Background: an optimization exercise with open tools, aiming at small area, a short achievable clock period and few clock cycles per item. Do not read the settings as production practice. Only simulation tests tie the RTL to the original design; equivalence was not proved.

Run 1, metal 4:
The bar under the picture is 100 um long. Cells faint in the background.
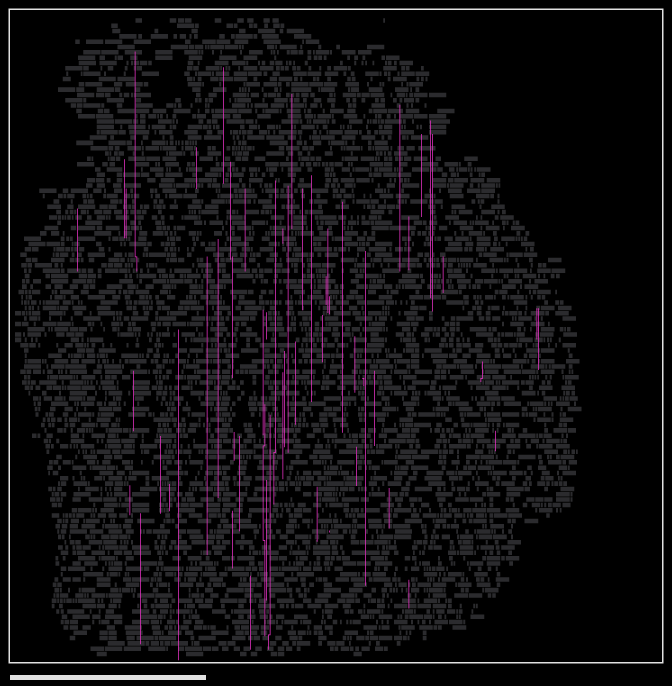
Run 1, routed clock nets over the placement:
The bar under the picture is 100 um long.
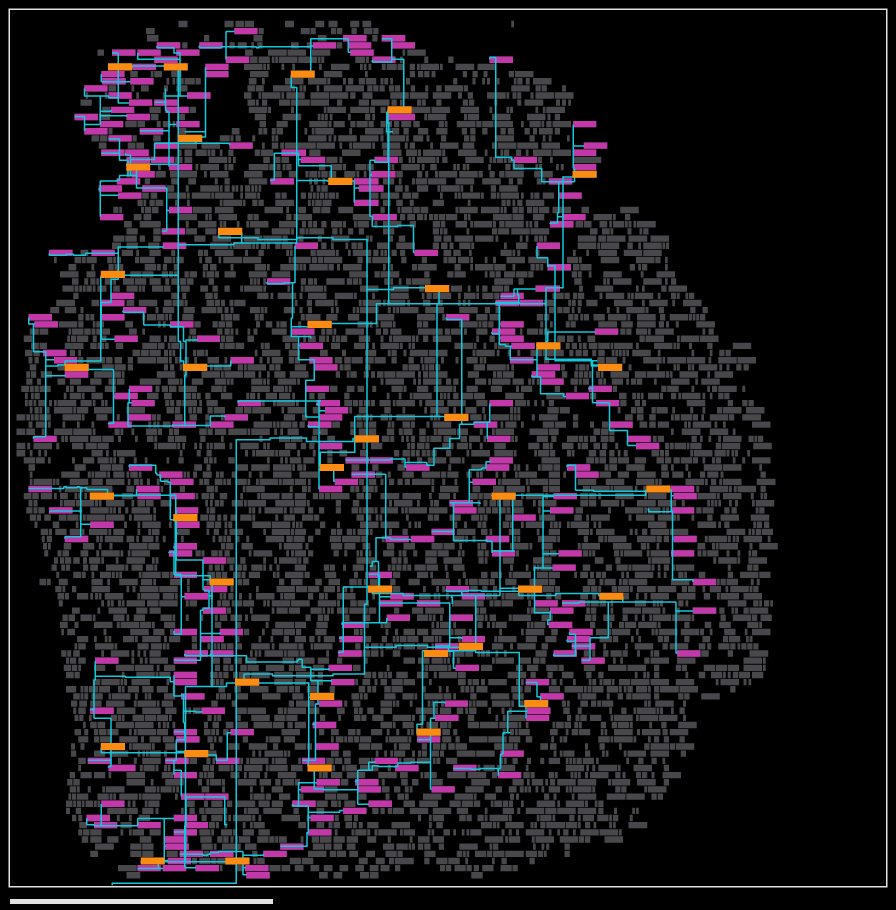
Run 1, wiring heat map:
33 x 33 tiles, from white (low) to dark blue (high), scaled to the fullest tile. Values are wire area over tile area, all layers added.
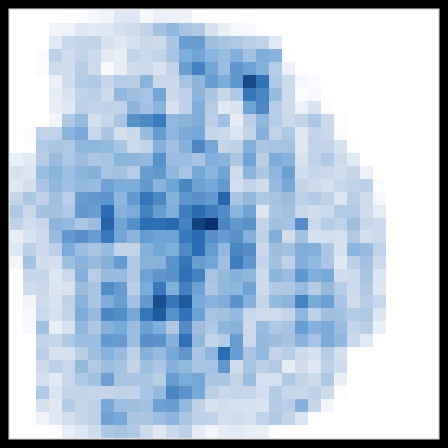
Run 1, wires at chosen ports, followed through buffers:
The bar under the picture is 100 um long.
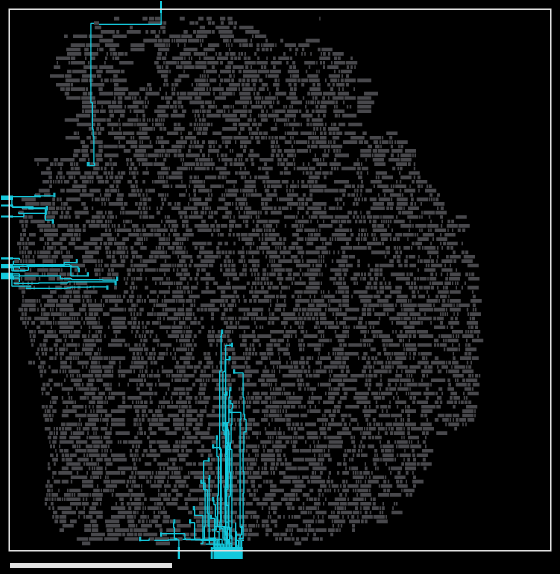
$ cat flow/design.v
module fixed_point_adder_signed (
    input  signed [31:0] a,  
    input  signed [31:0] b,  
    output signed [31:0] result,  
    output overflow  
);
    wire signed [32:0] sum;  
    assign sum = a + b;
    assign result = sum[31:0];
    assign overflow = (sum[32] != sum[31]);
endmodule
module one_adder(a,result);
    input [2:0] a;
    output [2:0] result;
    wire    [3:0] sum;
    assign sum = a + 1;
    assign result = sum[2:0];
endmodule
module comparator(a,b,result);
input[2:0] a,b;
output result;
assign result = (a==b)?1'b1:1'b0;
endmodule
module controller(clk, rst, start, ready, error, ov_flag, flush, load, controller_inuse);
    input   clk, rst, start, ready, error, ov_flag;
    output reg  flush, load, controller_inuse;
    reg[1:0] ns, ps;
always @(posedge clk, negedge rst) begin
    if (~rst) begin
        ps <= 2'b00;
    end
    else
        ps<= ns;
end
always @(*) begin
    if ((ps == 2'b01) && (error)) begin
        ns = 2'b00;
    end
    else begin
    case(ps)
        2'b00: ns = start ? 2'b01 : 2'b00;
        2'b01: ns = ready ? 2'b01 : 2'b01;
        2'b10: ns = 2'b01;
        default : ns = 2'b00;
    endcase
    end
end
always @(*) begin
    {flush, load, controller_inuse} = 0;
    case(ps)
        2'b00: ;
        2'b01: begin controller_inuse = 1; load= (ready) ? 1'b1: 1'b0; end
        2'b10: begin controller_inuse = 1; load=1; end
        default: ;
    endcase
end
endmodule
module input_reg #(parameter size = 32)(clk,rst,load,data_in,data_out);
input clk,rst,load;
input [size-1:0]data_in;
output reg [size-1:0]data_out;
always @(posedge clk, negedge rst) begin
    if(~rst)
        data_out<=0;
    else begin
        if (load) begin
            data_out<=data_in;
        end
        else begin
            data_out<=0;
        end
    end
end
endmodule
module fixed_point_multiplier_signed (
    input  signed [7:0] a, 
    input  signed [15:0] b, 
    output signed [23:0] result, 
    output reg ov
);
    wire signed [23:0] full_product;
    assign full_product = a * b;
    assign result = full_product;
    always @(*) begin
        if((full_product>1)||(full_product<(-1)))
            ov=1;
        else
            ov=0;
    end
endmodule
module fixed_point_multiplier_signed_coef (
    input  signed [23:0] a, 
    input  signed [7:0] b, 
    output signed [31:0] result, 
    output reg ov
);
    wire signed [31:0] full_product;
    assign full_product = a * b;
    assign result = full_product;
    always @(*) begin
        if((full_product>1)||(full_product<(-1)))
            ov=1;
        else
            ov=0;
    end
endmodule
module mux_2to1 #(parameter size = 32 ) (
    input  [size-1:0] in0, 
    input  [size-1:0] in1, 
    input        sel, 
    output [size-1:0] out  
);
    assign out = (sel) ? in1 : in0;
endmodule
module register #(parameter size = 32)(clk,rst,flush,data_in,data_out);
input clk,rst,flush;
input [size-1:0]data_in;
output reg [size-1:0]data_out;
always @(posedge clk, negedge rst) begin
    if(~rst)
        data_out<=0;
    else begin
        if (flush) begin
            data_out<=0;
        end
        else begin
            data_out<=data_in;
        end
    end
end
endmodule
module datapath ( clk, rst, flush, load, x, n, controller_inuse, result, valid, ready, ov_flag);
input       clk,rst,flush,load;
input   [7:0]x;
input   [2:0]n;
input        controller_inuse;
output  [31:0]result;
output       valid;
output       ready;
output       ov_flag;
wire loop_stage1, inuse_stage1, loop_back_stage1;
wire [2:0] level_stage1, per_stage1;
wire [7:0] x_stage1;
wire [15:0] x_power_stage1;
wire [31:0] sum_stage1;
wire loop_stage2, inuse_stage2, loop_back_stage2;
wire [2:0] level_stage2, per_stage2;
wire [7:0] x_stage2;
wire [15:0] x_power_stage2;
wire [31:0] sum_stage2;
wire loop_stage3, inuse_stage3, loop_back_stage3;
wire [2:0] level_stage3, per_stage3;
wire [7:0] x_stage3;
wire [15:0] x_power_stage3;
wire [31:0] sum_stage3;
wire loop_stage4, inuse_stage4, loop_back_stage4;
wire [2:0] level_stage4, per_stage4;
wire [7:0] x_stage4;
wire [15:0] x_power_stage4;
wire [31:0] sum_stage4;
wire loop_stage4_out, inuse_stage4_out, loop_back_stage4_out;
wire [2:0] level_stage4_out, per_stage4_out;
wire [7:0] x_stage4_out;
wire [15:0] x_power_stage4_out;
wire [31:0] sum_stage4_out;
wire [7:0] x_input;
wire [2:0] n_input;
wire [11:0] overflow;
wire flush;
wire controller_inuse_input;
input_reg #(12)ir (
      .clk(clk),
      .rst(rst),
      .load(load),
      .data_in({x,n,controller_inuse}),
      .data_out({x_input,n_input,controller_inuse_input})     
);
mux_2to1 #(32) mux_sum_in(
     .in0(32'b0), 
     .in1(sum_stage4_out), 
     .sel(loop_stage4_out), 
     .out(sum_stage1)
);
mux_2to1 #(8) mux_x_in(
     .in0(x_input), 
     .in1(x_stage4_out), 
     .sel(loop_stage4_out), 
     .out(x_stage1)
);
mux_2to1 #(16) mux_xpower_in(
     .in0(16'b1000_0000_0000_0000), 
     .in1(x_power_stage4_out), 
     .sel(loop_stage4_out), 
     .out(x_power_stage1)
);
assign loop_back_stage1 = (loop_stage4_out) ? loop_stage4_out :1'b0;
assign loop_stage1 = (loop_stage4_out) ? 1'b0 :
                     (n_input>3)?1'b1:1'b0;
assign level_stage1 = (loop_stage4_out) ? level_stage4_out : 3'b0;
assign per_stage1 = (loop_stage4_out) ? per_stage4_out : n_input;
assign inuse_stage1 = (loop_stage4_out) ? inuse_stage4_out : controller_inuse_input;
wire [23:0] mul1_out;
wire [31:0] mul2_out;
wire [7:0] mux1_out;
wire [31:0] adder1_out;
wire [2:0] level_stage1_plus;
wire cmp_stage1,cmp_stage1_out ,valid_stage1;
fixed_point_adder_signed adder1 (
      .a(sum_stage1), 
      .b(mul2_out),
      .result(adder1_out), 
      .overflow(overflow[0]) 
);
fixed_point_multiplier_signed mul1 (
      .a(x_stage1), 
      .b(x_power_stage1), 
      .result(mul1_out), 
      .ov(overflow[1])
);
fixed_point_multiplier_signed_coef mul2 (
      .a(mul1_out), 
      .b(mux1_out), 
      .result(mul2_out), 
      .ov(overflow[2])
);
mux_2to1 #(8) mux1(
     .in0(8'b01000000), 
     .in1(8'b00001101), 
     .sel(loop_back_stage1), 
     .out(mux1_out)
);
register #(66) reg1(
    .clk(clk),
    .rst(rst),
    .flush(flush),
    .data_in({loop_stage1, inuse_stage1, loop_back_stage1,level_stage1_plus, per_stage1,cmp_stage1,
                x_stage1, mul1_out[23:8], adder1_out}),
    .data_out({loop_stage2, inuse_stage2, loop_back_stage2,level_stage2, per_stage2,cmp_stage1_out,
                 x_stage2, x_power_stage2, sum_stage2})
);
one_adder o1(
    .a(level_stage1),
    .result(level_stage1_plus)
);
comparator comp1(
    .a(level_stage1),
    .b(per_stage1),
    .result(cmp_stage1)
);
assign valid_stage1 = cmp_stage1_out & inuse_stage2;
wire [23:0] mul3_out;
wire [31:0] mul4_out;
wire [7:0] mux2_out;
wire [31:0] adder2_out;
wire [2:0] level_stage2_plus;
wire cmp_stage2, cmp_stage2_out, valid_stage2;
fixed_point_adder_signed adder2 (
      .a(sum_stage2), 
      .b(mul4_out),
      .result(adder2_out), 
      .overflow(overflow[3]) 
);
fixed_point_multiplier_signed mul3 (
      .a(x_stage2), 
      .b(x_power_stage2), 
      .result(mul3_out), 
      .ov(overflow[4])
);
fixed_point_multiplier_signed_coef mul4 (
      .a(mul3_out), 
      .b(mux2_out), 
      .result(mul4_out), 
      .ov(overflow[5])
);
mux_2to1 #(8) mux2(
     .in0(8'b11100000), 
     .in1(8'b11110101), 
     .sel(loop_back_stage2), 
     .out(mux2_out)
);
register #(66) reg2(
    .clk(clk),
    .rst(rst),
    .flush(flush),
    .data_in({loop_stage2, inuse_stage2, loop_back_stage2,level_stage2_plus, per_stage2,cmp_stage2,
                x_stage2, mul3_out[23:8], adder2_out}),
    .data_out({loop_stage3, inuse_stage3, loop_back_stage3,level_stage3, per_stage3,cmp_stage2_out,
                 x_stage3, x_power_stage3, sum_stage3})
);
one_adder o2(
    .a(level_stage2),
    .result(level_stage2_plus)
);
comparator comp2(
    .a(level_stage2),
    .b(per_stage2),
    .result(cmp_stage2)
);
assign valid_stage2 = cmp_stage2_out & inuse_stage3;
wire [23:0] mul5_out;
wire [31:0] mul6_out;
wire [7:0] mux3_out;
wire [31:0] adder3_out;
wire [2:0] level_stage3_plus;
wire cmp_stage3, cmp_stage3_out, valid_stage3;
fixed_point_adder_signed adder3 (
      .a(sum_stage3), 
      .b(mul6_out),
      .result(adder3_out), 
      .overflow(overflow[6]) 
);
fixed_point_multiplier_signed mul5 (
      .a(x_stage3), 
      .b(x_power_stage3), 
      .result(mul5_out), 
      .ov(overflow[7])
);
fixed_point_multiplier_signed_coef mul6 (
      .a(mul5_out), 
      .b(mux3_out), 
      .result(mul6_out), 
      .ov(overflow[8])
);
mux_2to1  #(8)mux3(
     .in0(8'b00010101), 
     .in1(8'b00001001), 
     .sel(loop_back_stage3), 
     .out(mux3_out)
);
register #(66) reg3(
    .clk(clk),
    .rst(rst),
    .flush(flush),
    .data_in({loop_stage3, inuse_stage3, loop_back_stage3,level_stage3_plus, per_stage3, cmp_stage3,
                x_stage3, mul5_out[23:8], adder3_out}),
    .data_out({loop_stage4, inuse_stage4, loop_back_stage4,level_stage4, per_stage4,cmp_stage3_out,
                 x_stage4, x_power_stage4, sum_stage4})
);
one_adder o3(
    .a(level_stage3),
    .result(level_stage3_plus)
);
comparator comp3(
    .a(level_stage3),
    .b(per_stage3),
    .result(cmp_stage3)
);
assign valid_stage3 = cmp_stage3_out & inuse_stage4;
wire [23:0] mul7_out;
wire [31:0] mul8_out;
wire [7:0] mux4_out;
wire [31:0] adder4_out;
wire [2:0] level_stage4_plus;
wire cmp_stage4,cmp_stage4_out, valid_stage4;
fixed_point_adder_signed adder4 (
      .a(sum_stage4), 
      .b(mul8_out),
      .result(adder4_out), 
      .overflow(overflow[9]) 
);
fixed_point_multiplier_signed mul7 (
      .a(x_stage4), 
      .b(x_power_stage4), 
      .result(mul7_out), 
      .ov(overflow[10])
);
fixed_point_multiplier_signed_coef mul8 (
      .a(mul7_out), 
      .b(mux4_out), 
      .result(mul8_out), 
      .ov(overflow[11])
);
mux_2to1  #(8) mux4(
     .in0(8'b11110000), 
     .in1(8'b11111000), 
     .sel(loop_back_stage4), 
     .out(mux4_out)
);
register #(66) reg4(
    .clk(clk),
    .rst(rst),
    .flush(flush),
    .data_in({loop_stage4, inuse_stage4, loop_back_stage4,level_stage4_plus, per_stage4,cmp_stage4,
                x_stage4, mul7_out[23:8], adder4_out}),
    .data_out({loop_stage4_out, inuse_stage4_out, loop_back_stage4_out,level_stage4_out, per_stage4_out,cmp_stage4_out,
                 x_stage4_out, x_power_stage4_out, sum_stage4_out})
);
one_adder o4(
    .a(level_stage4),
    .result(level_stage4_plus)
);
comparator comp4(
    .a(level_stage4),
    .b(per_stage4),
    .result(cmp_stage4)
);
assign valid_stage4 = cmp_stage4_out & inuse_stage4_out;
assign ov_flag = (valid_stage1)? overflow[0] :
                 (valid_stage2)? overflow[3] :
                 (valid_stage3)? overflow[6] :
                 (valid_stage4)? overflow[9] : 0;
assign ready = ~loop_stage4;
assign valid = (valid_stage1)||(valid_stage2)||(valid_stage3)||(valid_stage4);
assign result = (valid_stage1)? sum_stage2 :
                (valid_stage2)? sum_stage3 :
                (valid_stage3)? sum_stage4 :
                (valid_stage4)? sum_stage4_out : 0;
endmodule
module top_module (
    clk,
    rst,
    X,
    n,
    start,
    Y,
    valid,
    ready,
    overflow,
    error
);
input clk, rst, start;
input [7:0] X;
input [2:0] n;
output valid, ready, overflow, error;
output [31:0] Y;
wire flush,load,controller_inuse;
assign error = 1'b0;
datapath dp( .clk(clk),
             .rst(rst),
             .flush(flush),
             .load(load),
             .x(X),
             .n(n), 
             .controller_inuse(controller_inuse), 
             .result(Y), 
             .valid(valid), 
             .ready(ready), 
             .ov_flag(overflow)
            );
controller ctrl( .clk(clk), 
                 .rst(rst), 
                 .start(start), 
                 .ready(ready), 
                 .error(error), 
                 .ov_flag(overflow), 
                 .flush(flush), 
                 .load(load), 
                 .controller_inuse(controller_inuse)
                );
endmodule
$ cat flow/constraint.sdc
create_clock -name core_clock -period 15.0 [get_ports {clk}]
set_input_delay 3.0000 -clock core_clock [delete_from_list [all_inputs] [get_ports {clk}]]
set_output_delay 3.0000 -clock core_clock [all_outputs]
set_load 0.01 [all_outputs]
$ cat flow/config.mk
export PLATFORM = sky130hd
export DESIGN_NAME = top_module
export DESIGN_NICKNAME = top_module
export VERILOG_FILES = /design/flow/design.v
export SDC_FILE = /design/flow/constraint.sdc
export NUM_CORES = 4
export LEC_CHECK = 0
export CAP_MARGIN = 20
export CORE_MARGIN = 2
export CORE_UTILIZATION = 40
export SLEW_MARGIN = 20
$ cat flow/run.sh
#!/bin/bash
# synth_recipe.tcl (not shown) runs the flow's synth.tcl, then flattens the netlist and writes it again
# the make line also repeats each setting of config.mk as NAME=value (left out here)
make -C /OpenROAD-flow-scripts/flow DESIGN_CONFIG=/design/flow/config.mk WORK_HOME=/design/flow/orfs CLKGATE_MAP_FILE= SYNTH_SCRIPT=/design/flow/synth_recipe.tcl finish
==> run summary <==
Final min period 14.10 ns; Fillers 10.5k; Via density 5.05; total core area 0.107 mm2; Finished Layout Cells 6060; CTS Sinks 276; CTS tree done; Placer Congestion 0.914; Post-DRT Antenna Nets 0; synthesized area per cell 9.41 um2; DRC errors left 0; RSZ-0062 raised after global routing no; Crit Path Class reg -> out; grt total ovfl 0; leading cell type in the layout, fill and taps excluded inv_1; Critical Path Start dp.reg4.data_out[65]; Worst-Margin Slew 0.980 ns; Synth Instances 4604; Initial DRT Pass Iterations 5; Storage cell area 0.00692 mm2; CTS resizes 3; Syn-to-layout area delta 8.14%; slew margin rel. 34.2%; CTS max path bufs 3; Critical-path top delay cell dfrtp_4; Ant. Diodes 2; met2 global-route usage 34.1%; # hold bufs at CTS 0; Worst R2R Setup Slack 5.07 ns; Detailed Route Iter0 Violations 1803; bufs w/o clock 81; hpwl dp 95.2 mm; max cap viols 0; Critical Path AT 11.10 ns; FF+latch count, synth 276; # nets final 5872; Clock Root Buffer clkbuf_16; largest net degree at the start of global routing 142; final slew viol count 0; Clock H-tree levels 2; Max stage delay on crit path 0.57 ns; ys async rst share 100%; final hold vios 0; Seq/total area 14.8%; row cnt 120; Cell Area, Synth 0.0433 mm2; final setup TNS 0 ns; Hold WC Path Type reg -> reg; clk_buf instances 49; Top delay family on crit path adder cells; die height 333 um; CP max FO 12; initial antenna violation count 5; CP endpoint kind output pin; Peak Freq 70.9 MHz; Synth Warn # 5; multi-input gate share of the layout cell area 68.3%; most frequent cells in the layout 1103 x inv_1, 639 x fa_1, 592 x ha_1; M1 GR Usage 29.7%; invs w/o clock 1106; Clock-cell share 2.70%; sequential area share after synthesis 15.9%; met3 usage 2.67%; Placed Cells incl. Taps 5988; Clock Skew 0.0318 ns; EDFF count, synth 0; die width 333 um; Primary FF master, synth dfrtp_1; Reg clk slew, reported paths 0.07 ns; Die Area 0.111 mm2; clock buffer count from CTS 38; Reg2Reg Depth 36; crit start category register; Critical path buffers and inverters 8; layout cells sized above 1 3.59%; multi-input combinational gate total 3124; Crit Reg-Reg Endpoint dp.reg2.data_out[30]; seq_cells 276; post-CTS setup buffer count 0; GR peak layer met2; Starting Density 40.4%; TAP cells 1403; dominant kind of cell by area multi-input combinational cells; Final Cycle Share 94.0%; non-clk buf share 1.63%; status finished clean; number of global-route vias before repair 32.6k; global-route wire length before repair 183 mm; WP data required 12.00 ns; area occupied by multi-input gates 0.0320 mm2; critical path's most frequent cell fa_1; Critical Path End overflow; final setup fails 0; Cell variety after synth 80; worst r2r src dp.reg1.data_out[55]; WP depth 38
Testbench counts for the RTL of run 1, summed over its fixed seeds: cycles 19,488, items 12,800.
About 'metal 4':
wire length on this layer	3230 um
main direction	vertical
longest straight run	171 um
share of all routed wire	2.9%
routed vias: 30.6k
Total Wirelength: 113 mm

About 'routed clock nets over the placement':
[magenta] flip-flops | count: 276
[orange] cells driving clock nets | count: 38
[cyan] clock wires | length: 5560 um
routed clock nets	39
clock insertion delay at the later pin of the skew report: 0.59 ns

About 'wiring heat map':
emptiest ninth of the die	north-east
tiles over half the peak	14%
densest ninth of the die	center
mean over tiles	0.16
fullest tile	0.62
gr usage total: 21.1%
WL/cell: 18.6 um

About 'wires at chosen ports, followed through buffers':
color	port	direction	edge	end cells	buffers	wire
cyan	`Y`	output	21 south, 10 west, 1 north	32	32	2200 um
number of I/O pins: 50
port bufs: 48

## run 1: flip-flops by register name, summed over array words and instances, names as in the netlist
signal,cells
dp.reg4.data_out,65
ctrl.ps,1
dp.ir.data_out,12
dp.reg2.data_out,66
dp.reg1.data_out,66
dp.reg3.data_out,66
## run 1: per-stage QoR
step	util (%)	worst slack, ns	area, um2	hold WS [ns]
CTS	43.6	0.0351	46700	0.350
global route	43.7	0.318	46800	0.362
global placement	42.4	0.344	45500	0.334
finish	43.7	0.897	46800	0.345
floorplan	-	1.86	43300	0.331
detailed placement	42.4	0.343	45500	0.336
## run 1: metal layers
metal  vias to the layer above  wire [um]
met2                       675      52100
li1                      14400          -
met4                         2       3230
met3                       133       6010
met5                         -          9
met1                     15400      51500
## run 1: cells in the mapped netlist, drive strengths merged, types with 85 or more instances
cell    count  area [um2]
clkbuf     97         364
and3       93         582
nand2     190         713
and2      354        2220
o21ai      85         429
dfrtp     276        6910
xnor2     158        1400
inv      1105        4150
a21o       93         699
a21oi     161         806
fa        639       12800
ha        592        7410
nor2      205         769
## run 1: worst min path at each step
stage / slack [ns] / end / depth (start not counted) / from
after floorplan: 0.33 / dp.reg2.data_out[65] / 0 / dp.reg1.data_out[65]
after global placement: 0.33 / dp.reg2.data_out[65] / 0 / dp.reg1.data_out[65]
after detailed placement: 0.34 / dp.reg3.data_out[65] / 0 / dp.reg2.data_out[65]
after CTS: 0.35 / dp.reg3.data_out[65] / 0 / dp.reg2.data_out[65]
after global routing: 0.36 / dp.reg3.data_out[65] / 0 / dp.reg2.data_out[65]
final: 0.35 / dp.reg3.data_out[65] / 0 / dp.reg2.data_out[65]
## run 1: cells by family (layout without fill, tap and decap cells)
kind of cell / Yosys count / count (layout) / synth area share, %
fa+ha+maj: 1231 / 1231 / 46.6
buf+inv: 1209 / 1255 / 10.5
xor+xnor: 225 / 225 / 4.65
mux: 22 / 22 / 0.549
other cells: 2 / 9 / 0.0173
compound gates: 572 / 572 / 8.78
flops: 276 / 276 / 15.9
simple gates: 1067 / 1067 / 12.9

## afterwards: timing with drivers on the ports
In the flow no input, the clock included, has a driving cell. The finished layout below was timed again as built, in two steps.
Step 1 (the two cells are an assumption about what drives the block):
set clk [get_ports {clk}]
set_driving_cell -lib_cell sky130_fd_sc_hd__clkbuf_16 $clk
set_driving_cell -lib_cell sky130_fd_sc_hd__buf_2 [delete_from_list [all_inputs] $clk]
Step 2 adds t to the input delays and takes it off the output delays; t is the mean of the earliest and latest rising clock arrival at the registers after step 1. Input paths then give back, and output paths get back, about the clock's delay inside the block.
Slacks: ideal ports / drivers / drivers and shift; pairs: ideal ports / drivers.
shift t [ns]: 0.642
setup WS [ns]: 0.897 / 0.829 / 1.471
worst hold slack (ns): 0.345 / 0.345 / 0.345
clock arrival spread, ns: 0.031 / 0.032
worst data-port slew with drivers (ns): 0.05
After both steps setup and hold are still met in this run. The setup slack of this run moves by -0.068 ns with the drivers and by +0.574 ns with both steps.
